This is an optimization exercise on Yosys and OpenROAD, whose aim is small area, not a production implementation. Where RTL was checked, it was by simulation tests only, not by an equivalence proof against the original. The series may have gaps, and a smaller design here may also do less where the tests do not look. Function not checked in run 5: the RTL went through the layout flow alone. The clock cells of run 6 come from the design's own scripts or RTL, not from TritonCTS. The clock port is modelled as an ideal driver, which makes a skipped or thinned clock tree look cheaper than it is; a real chip needs a root buffer or a tree. Power and IR drop assume default switching activity.

File: design/flow/run.sh
#!/bin/bash
# synth_recipe.tcl (not shown) runs the flow's synth.tcl, then flattens the netlist and writes it again
# the make line also repeats each setting of config.mk as NAME=value (left out here)
make -C /OpenROAD-flow-scripts/flow DESIGN_CONFIG=/design/flow/config.mk WORK_HOME=/design/flow/orfs CLKGATE_MAP_FILE= SYNTH_SCRIPT=/design/flow/synth_recipe.tcl finish
File: design/flow/config.mk
export PLATFORM = sky130hd
export DESIGN_NAME = BlankingForNSC
export DESIGN_NICKNAME = BlankingForNSC
export VERILOG_FILES = /design/flow/design.v
export SDC_FILE = /design/flow/constraint.sdc
export NUM_CORES = 4
export LEC_CHECK = 0
export CAP_MARGIN = 20
export CORE_MARGIN = 2
export CORE_UTILIZATION = 40
export SLEW_MARGIN = 20
File: design/flow/constraint.sdc
create_clock -name core_clock -period 5.0 [get_ports {clk}]
set_input_delay 1.0000 -clock core_clock [delete_from_list [all_inputs] [get_ports {clk}]]
set_output_delay 1.0000 -clock core_clock [all_outputs]
set_load 0.01 [all_outputs]
File: design/flow/design.v
module BlankingForNSC( Sau,Sam,Sal, Sbu,Sbm,Sbl, Scu,Scm,Scl, Sfu,Sfm,Sfl, clk,
                       Sauo,Samo,Salo, Sbuo,Sbmo,Sblo, Scuo,Scmo,Sclo, Sfuo,Sfmo,Sflo );
input Sau,Sam,Sal, Sbu,Sbm,Sbl, Scu,Scm,Scl, Sfu,Sfm,Sfl, clk;
output Sauo,Samo,Salo, Sbuo,Sbmo,Sblo, Scuo,Scmo,Sclo, Sfuo,Sfmo,Sflo;
wire [11:0] s = {Sfl,Sfm,Sfu, Scl,Scm,Scu, Sbl,Sbm,Sbu, Sal,Sam,Sau};
wire [11:0] so;
assign {Sflo,Sfmo,Sfuo, Sclo,Scmo,Scuo, Sblo,Sbmo,Sbuo, Salo,Samo,Sauo} = so;
genvar g;
generate
  for (g = 0; g < 12; g = g + 1) begin : ch
    reg [3:0] cnt;
    always @(posedge clk)
      if (!s[g])            cnt <= 4'd0;
      else if (cnt != 4'd9) cnt <= cnt + 4'd1;
    assign so[g] = (cnt == 4'd9);
  end
endgenerate
endmodule
==> impl_metrics.py, run 1 <==
metrics = {
    "detailed_routing": {
        "drt_pass1_iterations": 4,
        "drt_iter0_markers": 44,
        "drc": 0,
    },
    "pwr": {
        "power.leakage_nw": 1.47,
        "combPwrFrac_pct": 10.0,
    },
    "setup_path": {
        "startpoint_type": "flip-flop",
        "cp.arrival_ps": 1660,
    },
    "yosys": {
        "syn_avg_cell_area_um2": 10.1,
        "synth_nets": 277,
        "synth-seq-cells": 48,
    },
    "finish": {
        "largest_register": "ch.cnt",
        "antenna_cells": 0,
        "seq_area_um2": 961,
        "layout_common_cells": "dfxtp_1 (48), inv_1 (24), and2_1 (24), ha_1 (24), clkdlybuf4s50_1 (24)",
        "clock_area_share_pct": 3.74,
        "multi_input_cells": 168,
        "n_all_inverters": 24,
        "syn2layout_area_growth_pct": 18.2,
        "layout.nets": 308,
    },
    "status": {
        "status": "complete, no violations",
    },
    "cts": {
        "clock-sinks": 48,
        "postCtsResizedCells": 0,
        "clock_latency_ps": 300,
        "cts_setup_buffers": 0,
        "cts_hold_repair.buffers": 0,
    },
    "timing": {
        "period_minus_slack_ps": 2660,
        "hold_ws_ps": 509,
        "setup_viol": 0,
        "finalWorstSetupSlack_ps": 2340,
    },
    "place": {
        "port_buffers": 24,
    },
    "floorplanning": {
        "fp.dieArea_mm2": 0.00672,
    },
}
run 1: worst paths after layout:
check / startpoint / to / slack [ps] / cells after the start
min: ch[5].cnt[2] / ch[5].cnt[2] / 510 / 2
max: ch[4].cnt[0] / Sbmo / 2340 / 4
min reg2reg: ch[5].cnt[2] / ch[5].cnt[2] / 510 / 2
max reg2reg: ch[4].cnt[0] / ch[4].cnt[0] / 3830 / 4
run 1: logic make-up after synthesis:
| family | count (synthesis) | synth area share, % |
|---|---|---|
| AOI/OAI and AO/OA | 36 | 8.64 |
| xor gates and xnor gates | 24 | 8.64 |
| adders and majority gates | 24 | 12.3 |
| buffers and inverters | 24 | 3.70 |
| DFF | 48 | 39.5 |
| and+or+nand+nor | 84 | 27.2 |
run 1: power by group through the flow:
stage / Clock, mW / Combinational [mW] / Sequential [mW]
floorplan: 0 / 0.0587 / 0.436
global placement: 0 / 0.0772 / 0.441
detailed placement: 0 / 0.0805 / 0.441
CTS: 0.289 / 0.0808 / 0.432
global route: 0.305 / 0.0925 / 0.437
finish: 0.278 / 0.0786 / 0.432
run 1: synth_stat cells (all sizes together):
master	count	area, µm²
a21boi	12	90.1
a21oi	12	60.1
and2	24	150
dfxtp	48	961
ha	24	300
inv	24	90.1
nand2	12	45.0
nand2b	12	75.1
nand3	12	60.1
nand3b	24	330
o21ai	12	60.1
xnor2	12	105
xor2	12	105
run 1: routing by layer:
layer  share of wire (%)  vias up  track usage [%]  wire length, µm
met4                 1.4        0             4.50               48
met3                 4.2        5             4.29              141
met5                   0        -                0                0
li1                    -      850                -                -
met2                  43       21             18.9             1440
met1                  51      708             14.2             1720
run 1: metrics by stage:
step,std cells,util [%],power (mW),cell area (µm²)
2_1_floorplan,240,-,0.494,2430
3_3_place_gp,339,47.0,0.518,2770
3_5_place_dp,339,47.0,0.521,2770
4_1_cts,347,48.8,0.802,2870
5_1_grt,347,48.8,0.834,2870
6_report,347,48.8,0.788,2870
run 1: worst reg2reg max path, delay by kind of cell (launching register included):
family / cells / cell delay [ps]
xor gates and xnor gates: 1 / 150
DFF: 1 / 410
and+or+nand+nor: 2 / 260
adders and majority gates: 1 / 250
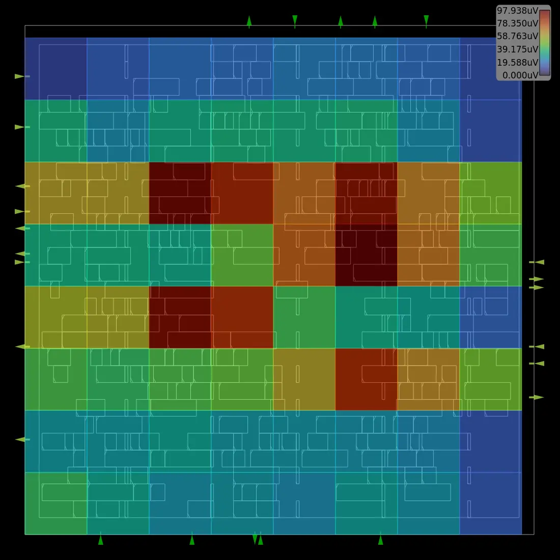
(run_1/ir_map.png)
total power: 788 µW
Internal Power: 601 µW

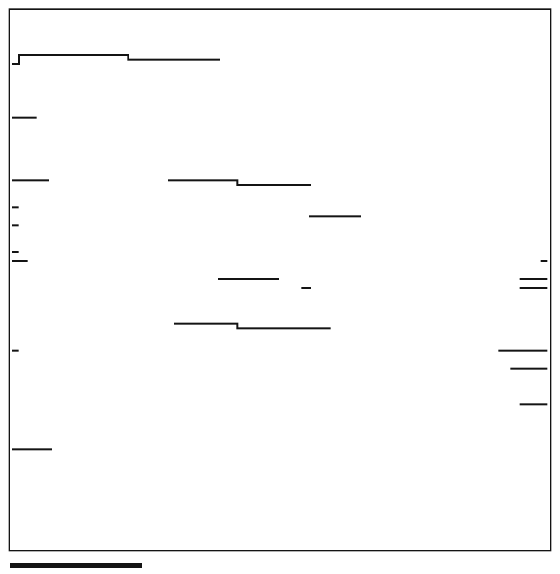
(run_1/m3.png)
The bar under the picture is 20 µm long.
nets with wire on the layer: 16
share of all routed wire: 4.2%
wire length on this layer: 141 µm
drt total wl: 3350 µm
vias: 1584
grt met3 use: 4.29%

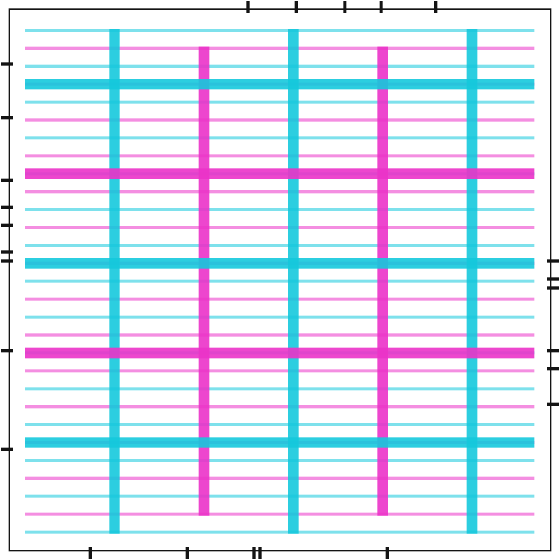
(run_1/floorplan.png)
Pins as bars on the die edge.
legend:
  cyan:
    net: VSS
  magenta:
    net: VDD
rows: 28
met4 straps: 5
area of the core: 0.00589 mm²
Die Y: 82.0 µm
maximum vdd drop: 0.000160 V
Die Wd: 82.0 µm

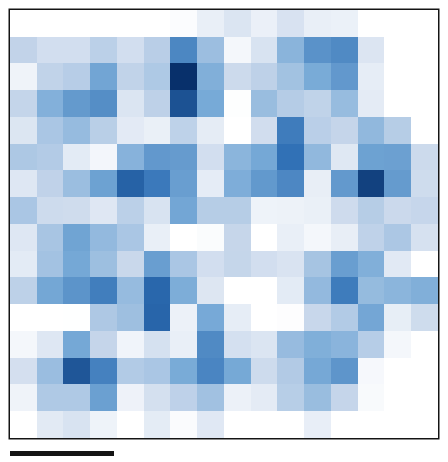
(run_1/route_heat.png)
The bar under the picture is 20 µm long. 16 x 16 tiles, from white (low) to dark blue (high), scaled to the fullest tile. Values are wire area over tile area, all layers added.
mean over tiles: 0.078
tiles over half the peak: 19%
fullest tile: 0.29
GRT Total Usage: 11.7%
Wirelength per Cell: 9.65 µm

==> run 2, diff against run 1 <==
--- a/design/flow/design.v
+++ b/design/flow/design.v
@@ -10,7 +10,10 @@
   for (g = 0; g < 12; g = g + 1) begin : ch
-    reg [3:0] cnt;
-    always @(posedge clk)
-      if (!s[g])            cnt <= 4'd0;
-      else if (cnt != 4'd9) cnt <= cnt + 4'd1;
-    assign so[g] = (cnt == 4'd9);
+    reg [3:0] q;
+    always @(posedge clk) begin
+      q[0] <= ~s[g] | q[2];
+      q[1] <= ~(s[g] & q[0] & q[2]);
+      q[2] <= ~(s[g] & q[3]);
+      q[3] <= ~(s[g] & q[1] & (q[0] | q[2]));
+    end
+    assign so[g] = ~(q[0] | q[2]);
   end
--- a/design/flow/config.mk
+++ b/design/flow/config.mk
@@ -7,2 +7,3 @@
 export LEC_CHECK = 0
+export ABC_CLOCK_PERIOD_IN_PS = 100000
 export CAP_MARGIN = 20
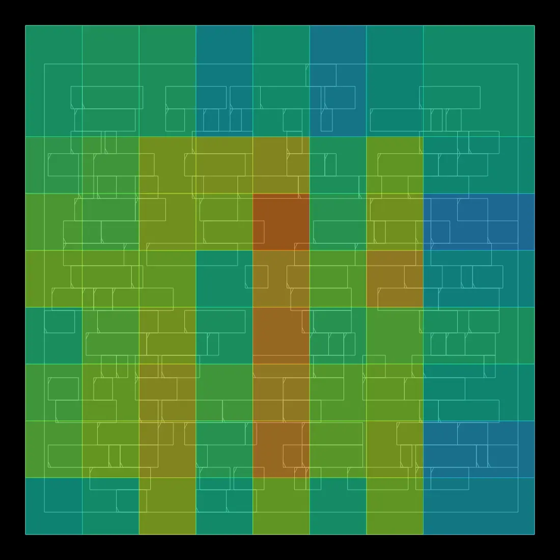
(run_2/congestion_map.png)
GRT Total Usage: 12.2%
grt met3 use: 6.63%
M1 GR Usage: 12.7%

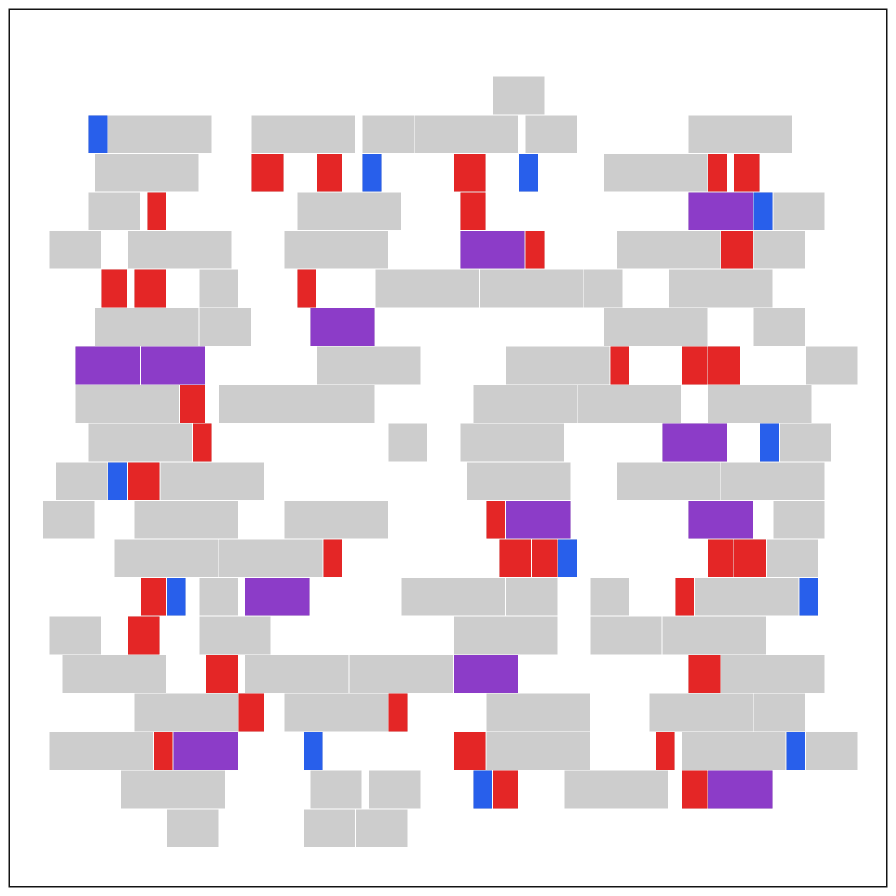
(run_2/gates.png)
legend:
  red:
    family: nand cells
    cells: 36
    where: spread over the die
  blue:
    family: nor cells
    cells: 12
    most_used: nor2_1
    where: spread over the die
  purple:
    family: aoi and oai cells
    cells: 12
    most_used: o211ai_2
multi-input combinational area share: 21.7%
Non-Filler Instances: 184
most common cell after layout, fill and taps aside: dfxtp_1

==> impl_metrics.py, run 2 <==
metrics = {
    "timing": {
        "period_minus_slack_ps": 2380,
        "setup_viol": 0,
    },
    "yosys": {
        "yosysTopAreaCell": "dfxtp_1",
        "synth_top_flop_cell": "dfxtp_1",
        "async_reset_ff_share_pct": 0,
        "synth_nets": 121,
    },
    "floorplanning": {
        "die_height_um": 61.8,
        "fp.dieArea_mm2": 0.00382,
        "core_area_mm2": 0.00313,
    },
    "place": {
        "port_buffers": 24,
    },
    "finish": {
        "seq_area_um2": 961,
        "syn2layout_area_growth_pct": 29.2,
        "largest_register": "ch.q",
        "layout_common_cells": "dfxtp_1 (48), clkdlybuf4s50_1 (24)",
    },
    "setup_path": {
        "regToRegStartpoint": "ch[8].q[2]",
        "reg2reg_depth": 1,
        "r2r-end": "ch[8].q[1]",
    },
    "status": {
        "status": "complete, no violations",
    },
    "worst_hold_path": {
        "whs_path_depth": 1,
    },
    "detailed_routing": {
        "drc": 0,
        "wl_per_cell_um": 10.5,
        "drt_wl_total_um": 1930,
        "vias": 832,
        "drt_iter0_markers": 32,
    },
    "cts": {
        "cts_setup_buffers": 0,
        "cts_hold_repair.buffers": 0,
        "postCtsResizedCells": 0,
    },
    "pwr": {
        "ir_drop_v": 0.000244,
    },
}
-- run 2: per-stage QoR --
step                      utilization, %  setup WS (ps)  area [µm²]  hold slack [ps]  std cells
after floorplan                        -           3510        1340              343        108
after global placement              52.2           3030        1630              352        176
after detailed placement            52.2           3020        1630              355        176
after CTS                           55.2           2570        1730              387        184
after global routing                55.2           2510        1730              399        184
final                               55.2           2620        1730              384        184
-- run 2: logic make-up (layout without fill, tap and decap cells) --
kind of cell           count (synthesis)  in the layout  share of synthesized area, %
AND/OR/NAND/NOR                       48             48                          16.9
flip-flops                            48             48                          71.9
AO/OA/AOI/OAI                         12             12                          11.2
buffers and inverters                  0             32                             0
-- run 2: worst min-delay path by stage --
stage | startpoint | end | slack [ps]
global route | ch[0].q[1] | ch[0].q[3] | 400
floorplan | ch[0].q[3] | ch[0].q[2] | 340
CTS | ch[5].q[3] | ch[5].q[2] | 390
detailed placement | ch[0].q[3] | ch[0].q[2] | 350
finish | ch[3].q[3] | ch[3].q[2] | 380
global placement | ch[11].q[3] | ch[11].q[2] | 350
-- run 2: power breakdown --
part	switching, mW	leakage [nW]	internal, mW
clock	0.111	0.0515	0.133
combinational	0.0148	0.237	0.0259
sequential	0.0180	0.402	0.411
-- run 2: metal layers --
layer	track usage [%]	wire length, µm	vias up
met4	6.38	18	0
met3	6.63	134	2
met1	12.7	894	387
li1	-	-	422
met2	19.7	884	21
met5	0	0	-
-- run 2: cell type report --
cell class	instances	share of cell area, %
clock inverter	1	1.74
tap	44	3.19
clock buffer	7	3.77
sequential	48	55.7
multi-input combinational	60	21.7
timing repair buffer	24	13.9
-- run 2: worst max-delay path: cells and delay by family (launching register included) --
family,cells,cell delay (ps)
flip-flops,1,360
AND/OR/NAND/NOR,1,120
buffers and inverters,1,560
==> run 3, diff against run 2 <==
--- a/design/flow/config.mk
+++ b/design/flow/config.mk
@@ -7,3 +7,2 @@
 export LEC_CHECK = 0
-export ABC_CLOCK_PERIOD_IN_PS = 100000
 export CAP_MARGIN = 20
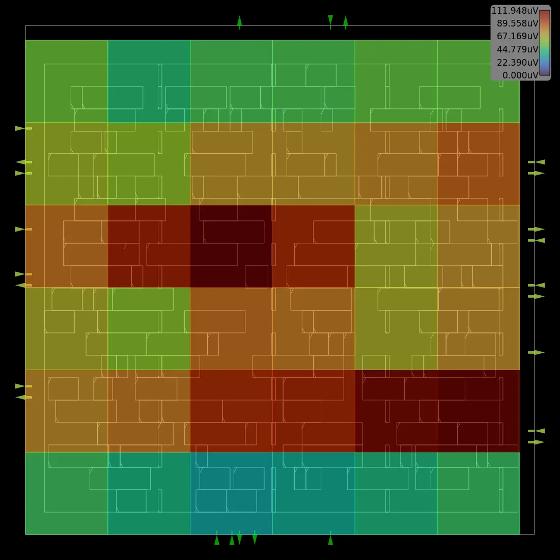
(run_3/ir_map.png)
pwr dens: 414 mW/mm²
Internal Power: 570 µW
P_sw: 144 µW

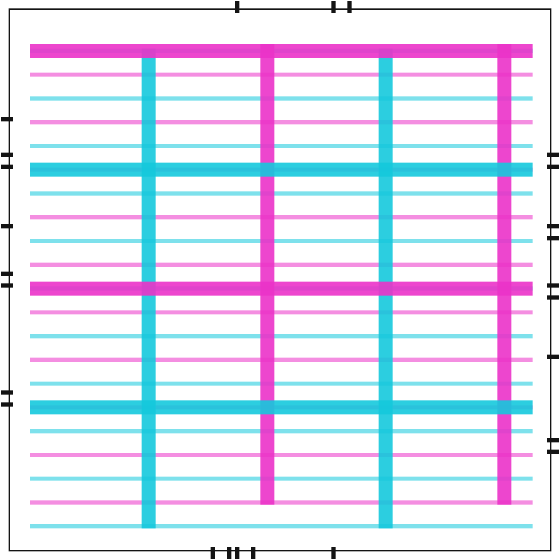
(run_3/floorplan.png)
Pins as bars on the die edge.
legend:
  cyan:
    net: VSS
  magenta:
    net: VDD
met5 straps: 4
met4 straps: 4
rows: 20
met1 rails: 21
maximum vdd drop: 0.000244 V
Die Y: 61.8 µm
area of the core: 0.00313 mm²
Die Wd: 61.8 µm

==> impl_metrics.py, run 3 <==
metrics = {
    "status": {
        "status": "complete, no violations",
    },
    "cts": {
        "clock_latency_ps": 350,
        "cts_setup_buffers": 0,
        "cts_hold_repair.buffers": 0,
        "postCtsResizedCells": 0,
        "clock-sinks": 48,
    },
    "finish": {
        "final_common_cell": "dfxtp_1",
        "layout.nets": 152,
        "layout_common_cells": "dfxtp_1 (48), clkdlybuf4s50_1 (24)",
        "n_fill_cell": 284,
        "stdcell_area_mm2": 0.00173,
        "largest_register": "ch.q",
        "antenna_cells": 0,
        "syn2layout_area_growth_pct": 29.2,
        "utilization_pct": 55.2,
    },
    "setup_path": {
        "crit_path_start": "ch[5].q[0]",
        "startpoint_type": "flip-flop",
        "cp.arrival_ps": 1380,
        "regToRegStartpoint": "ch[8].q[2]",
    },
    "timing": {
        "period_minus_slack_ps": 2380,
        "hold_violations": 0,
        "timing.final.crit_share_pct": 47.6,
        "hold_ws_ps": 384,
        "setup_viol": 0,
    },
    "yosys": {
        "synth_most_common_cell": "dfxtp_1",
        "synth_top_flop_cell": "dfxtp_1",
        "async_reset_ff_share_pct": 0,
        "synth_edf_count": 0,
        "ys_top_cells_by_area": "dfxtp_1 (72%), o211ai_2 (11%), nand2b_1 (5.6%)",
        "synth_nets": 121,
        "synth-seq-cells": 48,
        "yosysTopAreaCell": "dfxtp_1",
    },
    "detailed_routing": {
        "wl_met2_um": 884,
        "vias": 832,
        "m1WireLength_um": 894,
        "drt_iter0_markers": 32,
        "drt_pass1_iterations": 3,
        "wl_met3_um": 134,
        "wl_per_cell_um": 10.5,
        "maxUsedRoutingLayer": "met4",
        "drt_wl_total_um": 1930,
    },
    "global_route": {
        "grt_pass1_vias": 804,
        "grt_overflow": 0,
        "grt_usage_pct": 12.2,
    },
    "pwr": {
        "power.leakage_nw": 0.690,
    },
    "floorplanning": {
        "fp.dieArea_mm2": 0.00382,
    },
    "worst_hold_path": {
        "hp-start": "ch[3].q[3]",
    },
    "place": {
        "port_buffers": 24,
        "placed_cell_area_mm2": 0.00163,
    },
}
-- run 3: cell counts after synthesis --
No cell type changed its count.
-- run 3: final cells by class --
cell class | instances | area, µm² | share of cell area, %
well taps | 44 | 55.1 | 3.19
flip-flops and latches | 48 | 961 | 55.7
clock inverters | 1 | 30.0 | 1.74
multi-input cells | 60 | 375 | 21.7
clock buffers | 7 | 65.1 | 3.77
repair buffers | 24 | 240 | 13.9
-- run 3: path summary, 6_finish.rpt --
kind | slack, ps | depth (start not counted) | to
setup / recovery | 2620 | 2 | Sblo
hold / removal | 380 | 1 | ch[3].q[2]
setup reg to reg | 4380 | 1 | ch[8].q[1]
hold reg to reg | 380 | 1 | ch[3].q[2]
-- run 3: cell families (layout without fill, tap and decap cells) --
logic type / count (synthesis) / after routing / synth area share (%)
flip-flops: 48 / 48 / 71.9
AND/OR/NAND/NOR: 48 / 48 / 16.9
AO/OA/AOI/OAI: 12 / 12 / 11.2
buffers and inverters: 0 / 32 / 0
-- run 3: critical path, cell delays in order, from the launching register on --
cell	delay (ps)
dfxtp_1	360
nor2_1	120
clkdlybuf4s50_1	560
-- run 3: power breakdown --
group / switching, mW / leakage (nW) / internal [mW]
registers: 0.0180 / 0.402 / 0.411
logic: 0.0148 / 0.237 / 0.0259
clock network: 0.111 / 0.0515 / 0.133
total: 0.144 / 0.690 / 0.570
-- run 3: through the flow --
stage | cells | setup slack, ps
finish | 184 | 2620
global route | 184 | 2510
CTS | 184 | 2570
detailed placement | 176 | 3020
global placement | 176 | 3030
floorplan | 108 | 3510
-- run 3: metal layers --
layer	up-vias	GRT usage [%]
met5	-	0
met4	0	6.38
met3	2	6.63
met2	21	19.7
met1	387	12.7
li1	422	-
==> run 4, diff against run 3 <==
==> design/flow/flow/run.sh (new file) <==
#!/bin/bash
# Standard ORFS layout, with the ports buffered by the smallest buffer and a
# clock tree built from small clock buffers without dummy loads.
set -euo pipefail
bash standard.sh \
  "BUFFER_PORTS_ARGS=-buffer_cell sky130_fd_sc_hd__buf_1" \
  "CTS_ARGS=-sink_clustering_enable -repair_clock_nets -dont_use_dummy_load -buf_list sky130_fd_sc_hd__clkbuf_4" \
  finish > standard_flow.log 2>&1
==> design/flow/standard.sh (new file) <==
#!/bin/bash
# synth_recipe.tcl (not shown) runs the flow's synth.tcl, then flattens the netlist and writes it again
# the make line also repeats each setting of config.mk as NAME=value (left out here)
make -C /OpenROAD-flow-scripts/flow DESIGN_CONFIG=/design/flow/config.mk WORK_HOME=/design/flow/orfs CLKGATE_MAP_FILE= SYNTH_SCRIPT=/design/flow/synth_recipe.tcl "${@:-finish}"
removed: design/flow/run.sh
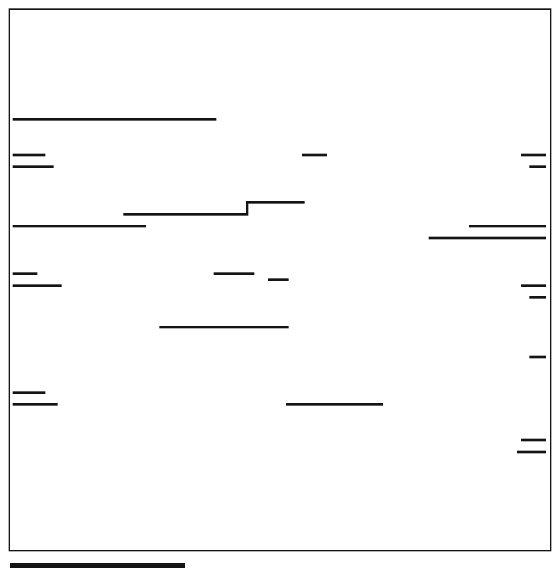
(run_4/m3.png)
The bar under the picture is 20 µm long.
share of all routed wire: 8.8%
longest straight run: 23.0 µm
nets with wire on the layer: 18
drt total wl: 1770 µm
grt met3 use: 8.07%
vias: 806

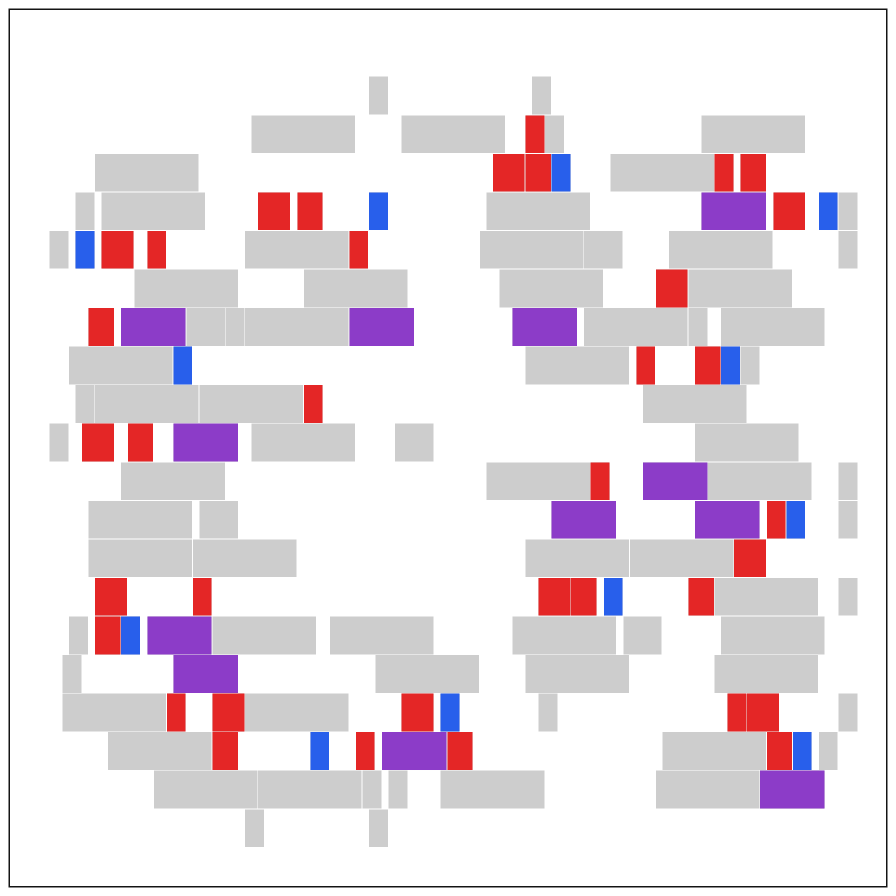
(run_4/gates.png)
legend:
  red:
    family: nand cells
    cells: 36
    where: spread over the die
  blue:
    family: nor cells
    cells: 12
    most_used: nor2_1
    where: spread over the die
  purple:
    family: aoi and oai cells
    cells: 12
    most_used: o211ai_2
Non-Filler Instances: 181
multi-input combinational area share: 24.7%

==> impl_metrics.py, run 4 <==
metrics = {
    "detailed_routing": {
        "drt_pass1_iterations": 3,
        "drt_iter0_markers": 24,
    },
    "finish": {
        "largest_register": "ch.q",
        "seq_area_um2": 961,
        "layout.nets": 152,
        "antenna_cells": 0,
        "syn2layout_area_growth_pct": 13.7,
        "n_fill_cell": 303,
        "multiInputGateArea_um2": 375,
    },
    "global_route": {
        "grt_usage_pct": 11.4,
        "grt_pass1_vias": 741,
    },
    "floorplanning": {
        "fp.dieArea_mm2": 0.00382,
        "core_area_mm2": 0.00313,
        "die_w_um": 61.8,
        "die_height_um": 61.8,
    },
    "cts": {
        "clock_latency_ps": 350,
        "cts_setup_buffers": 0,
        "cts_hold_repair.buffers": 0,
    },
    "yosys": {
        "synth-seq-cells": 48,
        "synth_edf_count": 0,
        "synth_nets": 121,
        "post-synth-top-area-fraction_pct": 71.9,
        "synth_most_common_cell": "dfxtp_1",
        "yosysTopAreaCell": "dfxtp_1",
        "synth_top_flop_cell": "dfxtp_1",
    },
    "pwr": {
        "p_per_area_mw_per_mm2": 400,
    },
    "setup_path": {
        "crit_path_max_incr_delay_ps": 350,
        "slowest_stage": "dfxtp_1",
        "worstPathCellList": "nor2_1, buf_1",
        "critPathTopFamily": "flip-flops",
        "crit_buf_inv": 1,
        "cp.arrival_ps": 990,
    },
    "place": {
        "port_buffers": 24,
    },
    "timing": {
        "setup_viol": 0,
        "timing.final.crit_share_pct": 39.9,
    },
    "status": {
        "status": "complete, no violations",
    },
}
-- run 4: cell types whose count changed in the layout (fill, tap and decap cells not counted) --
cell             before  now
bufinv_16             1    0
buf_1                 0   24
clkbuf_8              2    0
clkdlybuf4s50_1      24    0
-- run 4: cells by family after synthesis --
logic type	share of synthesized area, %
flops	71.9
simple gates	16.9
compound gates	11.2
-- run 4: layout make-up --
type / count / area share (%)
timing repair buffer: 24 / 5.93
clock buffer: 5 / 2.47
multi-input combinational: 60 / 24.7
sequential: 48 / 63.3
tap: 44 / 3.62
-- run 4: where the power goes --
part	internal (mW)	total, mW	leakage [nW]	switching [mW]
Sequential	0.411	0.429	0.402	0.0179
Clock	0.0472	0.148	0.0230	0.101
Combinational	0.0160	0.0303	0.177	0.0143
Total	0.474	0.608	0.602	0.133
-- run 4: path summary, 6_finish.rpt --
check,startpoint,to,slack [ps],depth (start not counted)
setup / recovery,ch[9].q[0],Sfuo,3010,2
hold / removal,ch[0].q[3],ch[0].q[2],370,1
setup reg to reg,ch[0].q[2],ch[0].q[3],4380,1
hold reg to reg,ch[0].q[3],ch[0].q[2],370,1
-- run 4: layer usage --
metal / part of all wire [%] / track usage, % / routed length (µm)
met2: 42 / 16.5 / 743
met4: 2.6 / 6.38 / 46
met1: 47 / 12.2 / 824
met5: 0 / 0 / 0
met3: 8.8 / 8.07 / 155
-- run 4: per-stage QoR --
step           std cells  instance area (µm²)  hold slack (ps)  power, mW  worst slack [ps]
3_5_place_dp         176                 1480              357      0.470              3400
5_1_grt              181                 1520              380      0.643              2900
2_1_floorplan        108                 1340              343      0.454              3510
3_3_place_gp         176                 1480              352      0.466              3430
4_1_cts              181                 1520              365      0.617              3000
6_report             181                 1520              365      0.608              3010
==> run 5, diff against run 4 <==
--- a/design/flow/design.v
+++ b/design/flow/design.v
@@ -12,8 +12,8 @@
     always @(posedge clk) begin
-      q[0] <= ~s[g] | q[2];
-      q[1] <= ~(s[g] & q[0] & q[2]);
+      q[0] <= ~s[g] | q[1];
+      q[1] <= ~s[g] | q[2];
       q[2] <= ~(s[g] & q[3]);
-      q[3] <= ~(s[g] & q[1] & (q[0] | q[2]));
+      q[3] <= ~(s[g] & q[0] & q[1]);
     end
-    assign so[g] = ~(q[0] | q[2]);
+    assign so[g] = ~(q[0] | q[1] | q[2]);
   end
==> design/flow/flow/run.sh (replaced) <==
#!/bin/bash
# Standard ORFS layout in three parts: the standard synthesis; every
# combinational cell set to drive strength 1; then the rest of the standard
# flow, with the ports buffered by the smallest buffer and a clock tree of
# small clock buffers without dummy loads.
set -euo pipefail
export RESULTS=$PWD/orfs/results/sky130hd/BlankingForNSC/base
bash standard.sh synth > synth.log 2>&1
openroad -no_init -exit flow/downsize.tcl > downsize.log 2>&1
bash standard.sh \
  "BUFFER_PORTS_ARGS=-buffer_cell sky130_fd_sc_hd__buf_1" \
  "CTS_ARGS=${CTS_ARGS_OVERRIDE:--sink_clustering_enable -repair_clock_nets -dont_use_dummy_load -buf_list sky130_fd_sc_hd__clkbuf_4 sky130_fd_sc_hd__clkbuf_8}" \
  finish > layout.log 2>&1
==> design/flow/flow/downsize.tcl (new file) <==
# Set every combinational cell that synthesis gave a larger drive strength
# to drive strength 1 (same function and pins); the resizer upsizes again
# later wherever timing, slew or capacitance needs it.
set results $::env(RESULTS)
read_db $results/1_synth.odb
set db [ord::get_db]
foreach inst [[ord::get_db_block] getInsts] {
  set name [[$inst getMaster] getName]
  if {[regexp {^(sky130_fd_sc_hd__[a-z0-9]+)_([0-9]+)$} $name -> base drive]} {
    if {$drive > 1 && ![string match "*df*" $base]} {
      set new [$db findMaster ${base}_1]
      if {$new != "NULL"} {
        puts "[$inst getName]: $name -> ${base}_1"
        $inst swapMaster $new
      }
    }
  }
}
write_db $results/1_synth.odb
==> impl_metrics.py, run 5 <==
metrics = {
    "yosys": {
        "syn_avg_cell_area_um2": 11.8,
        "syn-cell-area_mm2": 0.00128,
        "synth_nets": 121,
        "ys_warn_count": 1,
        "syn_inst": 108,
    },
    "status": {
        "haltStage": "clock tree synthesis",
        "status": "aborted with a tool error",
        "error": "[ERROR STA-0564] clock_tree_synthesis positional arguments not supported.",
    },
    "floorplanning": {
        "ioPinCount": 25,
        "start_util_pct": 41.8,
        "fp-row-count": 20,
        "die_height_um": 60.5,
        "die_w_um": 60.5,
    },
    "place": {
        "dpl.hpwl_um": 1270,
        "port_buffers": 24,
        "gp_congestion": 0.634,
        "placed_cell_area_mm2": 0.00142,
    },
}
==> run 5: how the worst max path moves through the flow <==
stage | from | end | slack, ps
after floorplan | ch[2].q[0] | Salo | 3400
after global placement | ch[4].q[0] | Sbmo | 3340
after detailed placement | ch[4].q[0] | Sbmo | 3330
==> run 5: power groups by stage <==
| stage | sequential (mW) | clock [mW] | combinational, mW |
|---|---|---|---|
| detailed placement | 0.424 | 0 | 0.0212 |
| global placement | 0.423 | 0 | 0.0198 |
| floorplan | 0.422 | 0 | 0.0120 |
==> run 5: metrics by stage <==
stage          hold WS [ps]  setup WS [ps]  util (%)  power [mW]  std cells
2_1_floorplan           343           3400         -       0.434        108
3_3_place_gp            345           3340      46.6       0.443        176
3_5_place_dp            348           3330      46.6       0.445        176
==> run 6, diff against run 5 <==
--- a/design/flow/design.v
+++ b/design/flow/design.v
@@ -10,10 +10,12 @@
   for (g = 0; g < 12; g = g + 1) begin : ch
-    reg [3:0] q;
+    reg  [3:0] q;
+    wire       o  = ~(q[2] | q[1] | q[0]);    
+    wire       d3 = ~(s[g] & q[0]);
     always @(posedge clk) begin
-      q[0] <= ~s[g] | q[1];
-      q[1] <= ~s[g] | q[2];
-      q[2] <= ~(s[g] & q[3]);
-      q[3] <= ~(s[g] & q[0] & q[1]);
+      q[0] <= ~((o | q[2]) & s[g]);
+      q[1] <= ~((o | q[1]) & s[g]);
+      q[2] <= ~(d3 | q[3]);
+      q[3] <= d3;
     end
-    assign so[g] = ~(q[0] | q[1] | q[2]);
+    assign so[g] = o;
   end
==> design/flow/flow/run.sh (replaced) <==
#!/bin/bash
# The standard ORFS layout, with four changes:
#  - after the standard synthesis, every combinational cell is set to drive
#    strength 1 (the resizer upsizes later wherever it needs to);
#  - the ports are buffered by the smallest buffer (buf_1);
#  - the clock tree is built by flow/cts.tcl in place of ORFS's CTS: the clock
#    port drives CTS_K buffers, each feeding one cluster of flip-flops;
#  - everything else (floorplan, placement, routing, finish) is ORFS's own.
set -euo pipefail
export RESULTS=$PWD/orfs/results/sky130hd/BlankingForNSC/base
export CTS_BUF=sky130_fd_sc_hd__buf_4
export CTS_K=4
PORTS="BUFFER_PORTS_ARGS=-buffer_cell sky130_fd_sc_hd__buf_1"
bash standard.sh synth > synth.log 2>&1
openroad -no_init -exit flow/downsize.tcl > downsize.log 2>&1
bash standard.sh "$PORTS" place > place.log 2>&1
openroad -no_init -exit flow/cts.tcl > cts.log 2>&1
bash standard.sh "$PORTS" finish > finish.log 2>&1
==> design/flow/flow/cts.tcl (new file) <==
# Manual clock tree: the clock port drives K clock buffers, each of which
# drives the flip-flops of one cluster (clusters from recursive bisection of
# the flip-flop locations at the median).
proc cluster {insts k axis} {
  if {$k <= 1 || [llength $insts] <= 1} { return [list $insts] }
  set keyed {}
  foreach i $insts {
    set loc [$i getLocation]
    lappend keyed [list [lindex $loc $axis] $i]
  }
  set sorted {}
  foreach p [lsort -integer -index 0 $keyed] { lappend sorted [lindex $p 1] }
  set k1 [expr {$k / 2}]
  set n1 [expr {int(round([llength $sorted] * double($k1) / $k))}]
  set a [lrange $sorted 0 [expr {$n1 - 1}]]
  set b [lrange $sorted $n1 end]
  set nax [expr {1 - $axis}]
  return [concat [cluster $a $k1 $nax] [cluster $b [expr {$k - $k1}] $nax]]
}

proc manual_cts {bufname k axis} {
  set block [ord::get_db_block]
  set db [ord::get_db]
  set master [$db findMaster $bufname]
  set clknet [$block findNet clk]
  set flops {}
  set sinks {}
  foreach it [$clknet getITerms] {
    lappend sinks $it
    lappend flops [$it getInst]
  }
  set groups [cluster $flops $k $axis]
  set n 0
  foreach g $groups {
    set sx 0; set sy 0
    foreach i $g { set loc [$i getLocation]; incr sx [lindex $loc 0]; incr sy [lindex $loc 1] }
    set cx [expr {$sx / [llength $g]}]
    set cy [expr {$sy / [llength $g]}]
    set buf [odb::dbInst_create $block $master clkbuf_leaf_$n]
    set net [odb::dbNet_create $block clknet_leaf_$n]
    $net setSigType CLOCK
    $buf setLocation $cx $cy
    $buf setPlacementStatus PLACED
    [$buf findITerm A] connect $clknet
    [$buf findITerm X] connect $net
    foreach i $g {
      set it [$i findITerm CLK]
      $it disconnect
      $it connect $net
    }
    incr n
  }
}

set results $::env(RESULTS)
set platform /OpenROAD-flow-scripts/flow/platforms/sky130hd
read_liberty $platform/lib/sky130_fd_sc_hd__tt_025C_1v80.lib
read_db $results/3_place.odb
read_sdc $results/3_place.sdc
source $platform/setRC.tcl
manual_cts $::env(CTS_BUF) $::env(CTS_K) 0
set_propagated_clock [all_clocks]
detailed_placement
check_placement -verbose
estimate_parasitics -placement
set w 0
foreach p [get_pins -hierarchical */CLK] {
  foreach v [list [get_property $p slew_max_rise] [get_property $p slew_max_fall]] { if {$v > $w} {set w $v} }
}
puts "worst flip-flop clock pin slew (placement estimate): $w"
report_clock_skew
report_worst_slack -min
report_worst_slack -max
write_db $results/4_1_cts.odb
write_db $results/4_cts.odb
write_sdc $results/4_cts.sdc
--- a/design/flow/config.mk
+++ b/design/flow/config.mk
@@ -9,3 +9,3 @@
 export CORE_MARGIN = 2
-export CORE_UTILIZATION = 40
+export CORE_UTILIZATION = 35
 export SLEW_MARGIN = 20
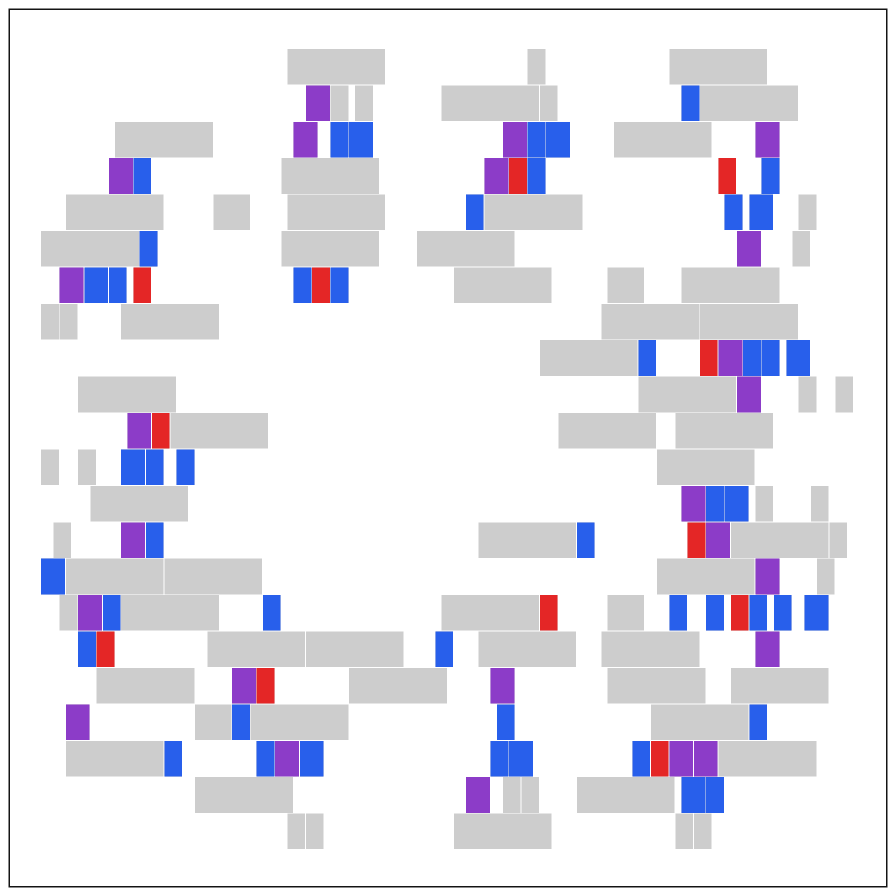
(run_6/gates.png)
legend:
  purple:
    family: aoi and oai cells
    cells: 24
    most_used: o21ai_1
    where: spread over the die
  red:
    family: nand cells
    cells: 12
    most_used: nand2_1
  blue:
    family: nor cells
    cells: 48
    most_used: nor2_1
    where: spread over the die
Non-Filler Instances: 208
multi-input combinational area share: 24.0%

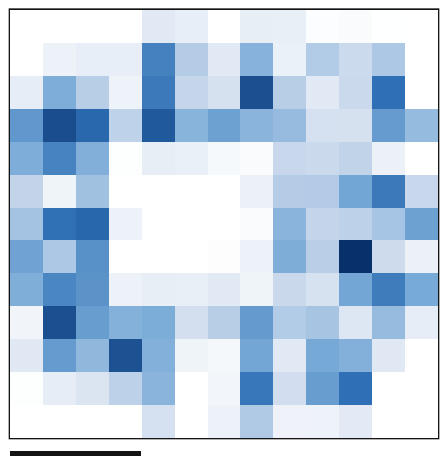
(run_6/route_heat.png)
The bar under the picture is 20 µm long. 13 x 13 tiles, from white (low) to dark blue (high), scaled to the fullest tile. Values are wire area over tile area, all layers added.
emptiest ninth of the die: centre
mean over tiles: 0.071
nearly empty tiles: 21%
fullest tile: 0.27
drt total wl: 1850 µm
vias: 942
GRT Total Usage: 8.71%

==> impl_metrics.py, run 6 <==
metrics = {
    "yosys": {
        "ys_warn_count": 1,
        "synth_nets": 145,
        "syn_avg_cell_area_um2": 10.0,
        "syn-cell-area_mm2": 0.00132,
    },
    "detailed_routing": {
        "drt_pass1_iterations": 4,
        "drc": 0,
        "drt_iter0_markers": 34,
    },
    "timing": {
        "hold_ws_ps": 387,
        "period_minus_slack_ps": 1840,
        "finalWorstSetupSlack_ps": 3160,
        "setup_viol": 0,
        "hold_violations": 0,
        "timing.final.crit_share_pct": 36.8,
    },
    "finish": {
        "final_common_cell": "dfxtp_1",
        "multiInputGateArea_um2": 360,
        "layout.nets": 175,
        "antenna_cells": 0,
        "syn2layout_area_growth_pct": 13.6,
        "largest_register": "ch.q",
        "n_fill_cell": 383,
        "utilization_pct": 41.3,
        "layout_common_cells": "dfxtp_1 (48), nor2_1 (36), o21ai_1 (24), buf_1 (24)",
        "seq_area_um2": 961,
    },
    "floorplanning": {
        "start_util_pct": 36.4,
        "core_area_mm2": 0.00363,
        "die_w_um": 65.4,
        "die_height_um": 65.4,
        "fp-row-count": 22,
    },
    "status": {
        "status": "complete, no violations",
    },
    "place": {
        "dpl.hpwl_um": 1400,
        "dp_cells": 204,
        "pre_cts_ws_ps": 3340,
        "port_buffers": 24,
    },
    "global_route": {
        "grt_pass1_vias": 835,
        "grt_overflow": 0,
    },
    "pwr": {
        "power.leakage_nw": 0.605,
        "ir_drop_v": 0.000206,
        "p_per_area_mw_per_mm2": 388,
    },
    "setup_path": {
        "cp.arrival_ps": 840,
        "startpoint_type": "flip-flop",
    },
    "cts": {
        "clock_latency_ps": 140,
    },
}
==> run 6: area by class of cell <==
type / count / share of cell area (%)
flip-flops and latches: 48 / 64.0
well taps: 48 / 4.00
plain buffers: 4 / 2.00
multi-input cells: 84 / 24.0
repair buffers: 24 / 6.00
==> run 6: worst max-delay path: stages (launching register included) <==
cell and delay (ps):
dfxtp_1 340, nor3_1 190, buf_1 170
==> run 6: final timing paths <==
path | from | endpoint | slack (ps) | depth (start not counted)
max | ch[0].q[0] | Sauo | 3160 | 2
min | ch[2].q[3] | ch[2].q[2] | 390 | 1
max reg2reg | ch[6].q[0] | ch[6].q[0] | 4380 | 2
min reg2reg | ch[2].q[3] | ch[2].q[2] | 390 | 1
==> run 6: metal layers <==
metal / vias to the layer above / GRT usage (%) / wire (µm) / part of all wire [%]
li1: 491 / - / - / -
met1: 423 / 10.0 / 829 / 45
met2: 24 / 16.7 / 845 / 46
met3: 4 / 1.03 / 115 / 6.2
met4: 0 / 2.60 / 61 / 3.3
met5: - / 0 / 0 / 0
==> run 6: where the power goes <==
group | internal [mW] | total [mW] | switching, mW
logic | 0.0121 | 0.0265 | 0.0144
clock network | 0.0422 | 0.130 | 0.0875
registers | 0.409 | 0.426 | 0.0172
total | 0.463 | 0.582 | 0.119

==> what the ideal ports hide <==
Ports are ideal in the flow. The routed layouts listed here were re-timed in OpenROAD.
Step 1 (the two cells are an assumption about what drives the block):
set clk [get_ports {clk}]
set_driving_cell -lib_cell sky130_fd_sc_hd__clkbuf_16 $clk
set_driving_cell -lib_cell sky130_fd_sc_hd__buf_2 [delete_from_list [all_inputs] $clk]
Step 2 also shifts input and output timing later by t, the mid clock arrival at the registers, as if the neighbouring blocks saw the same clock.
Slacks: ideal / step 1 / step 2; pairs: ideal / step 1.
| run | t, ns | slack for setup (ns) | worst setup path after step 2 | worst register clock-pin slew, ns |
|---|---|---|---|---|
| run 1 | 0.323 | 2.341 / 2.312 / 2.635 | register to output | 0.09 / 0.09 |
| run 2 | 0.365 | 2.620 / 2.598 / 2.963 | register to output | 0.13 / 0.13 |
| run 3 | 0.365 | 2.620 / 2.598 / 2.963 | register to output | 0.13 / 0.13 |
| run 4 | 0.359 | 3.007 / 2.986 / 3.345 | register to output | 0.12 / 0.12 |
| run 6 | 0.184 | 3.162 / 3.116 / 3.300 | register to output | 0.10 / 0.10 |
After both steps setup and hold are still met in every run listed.
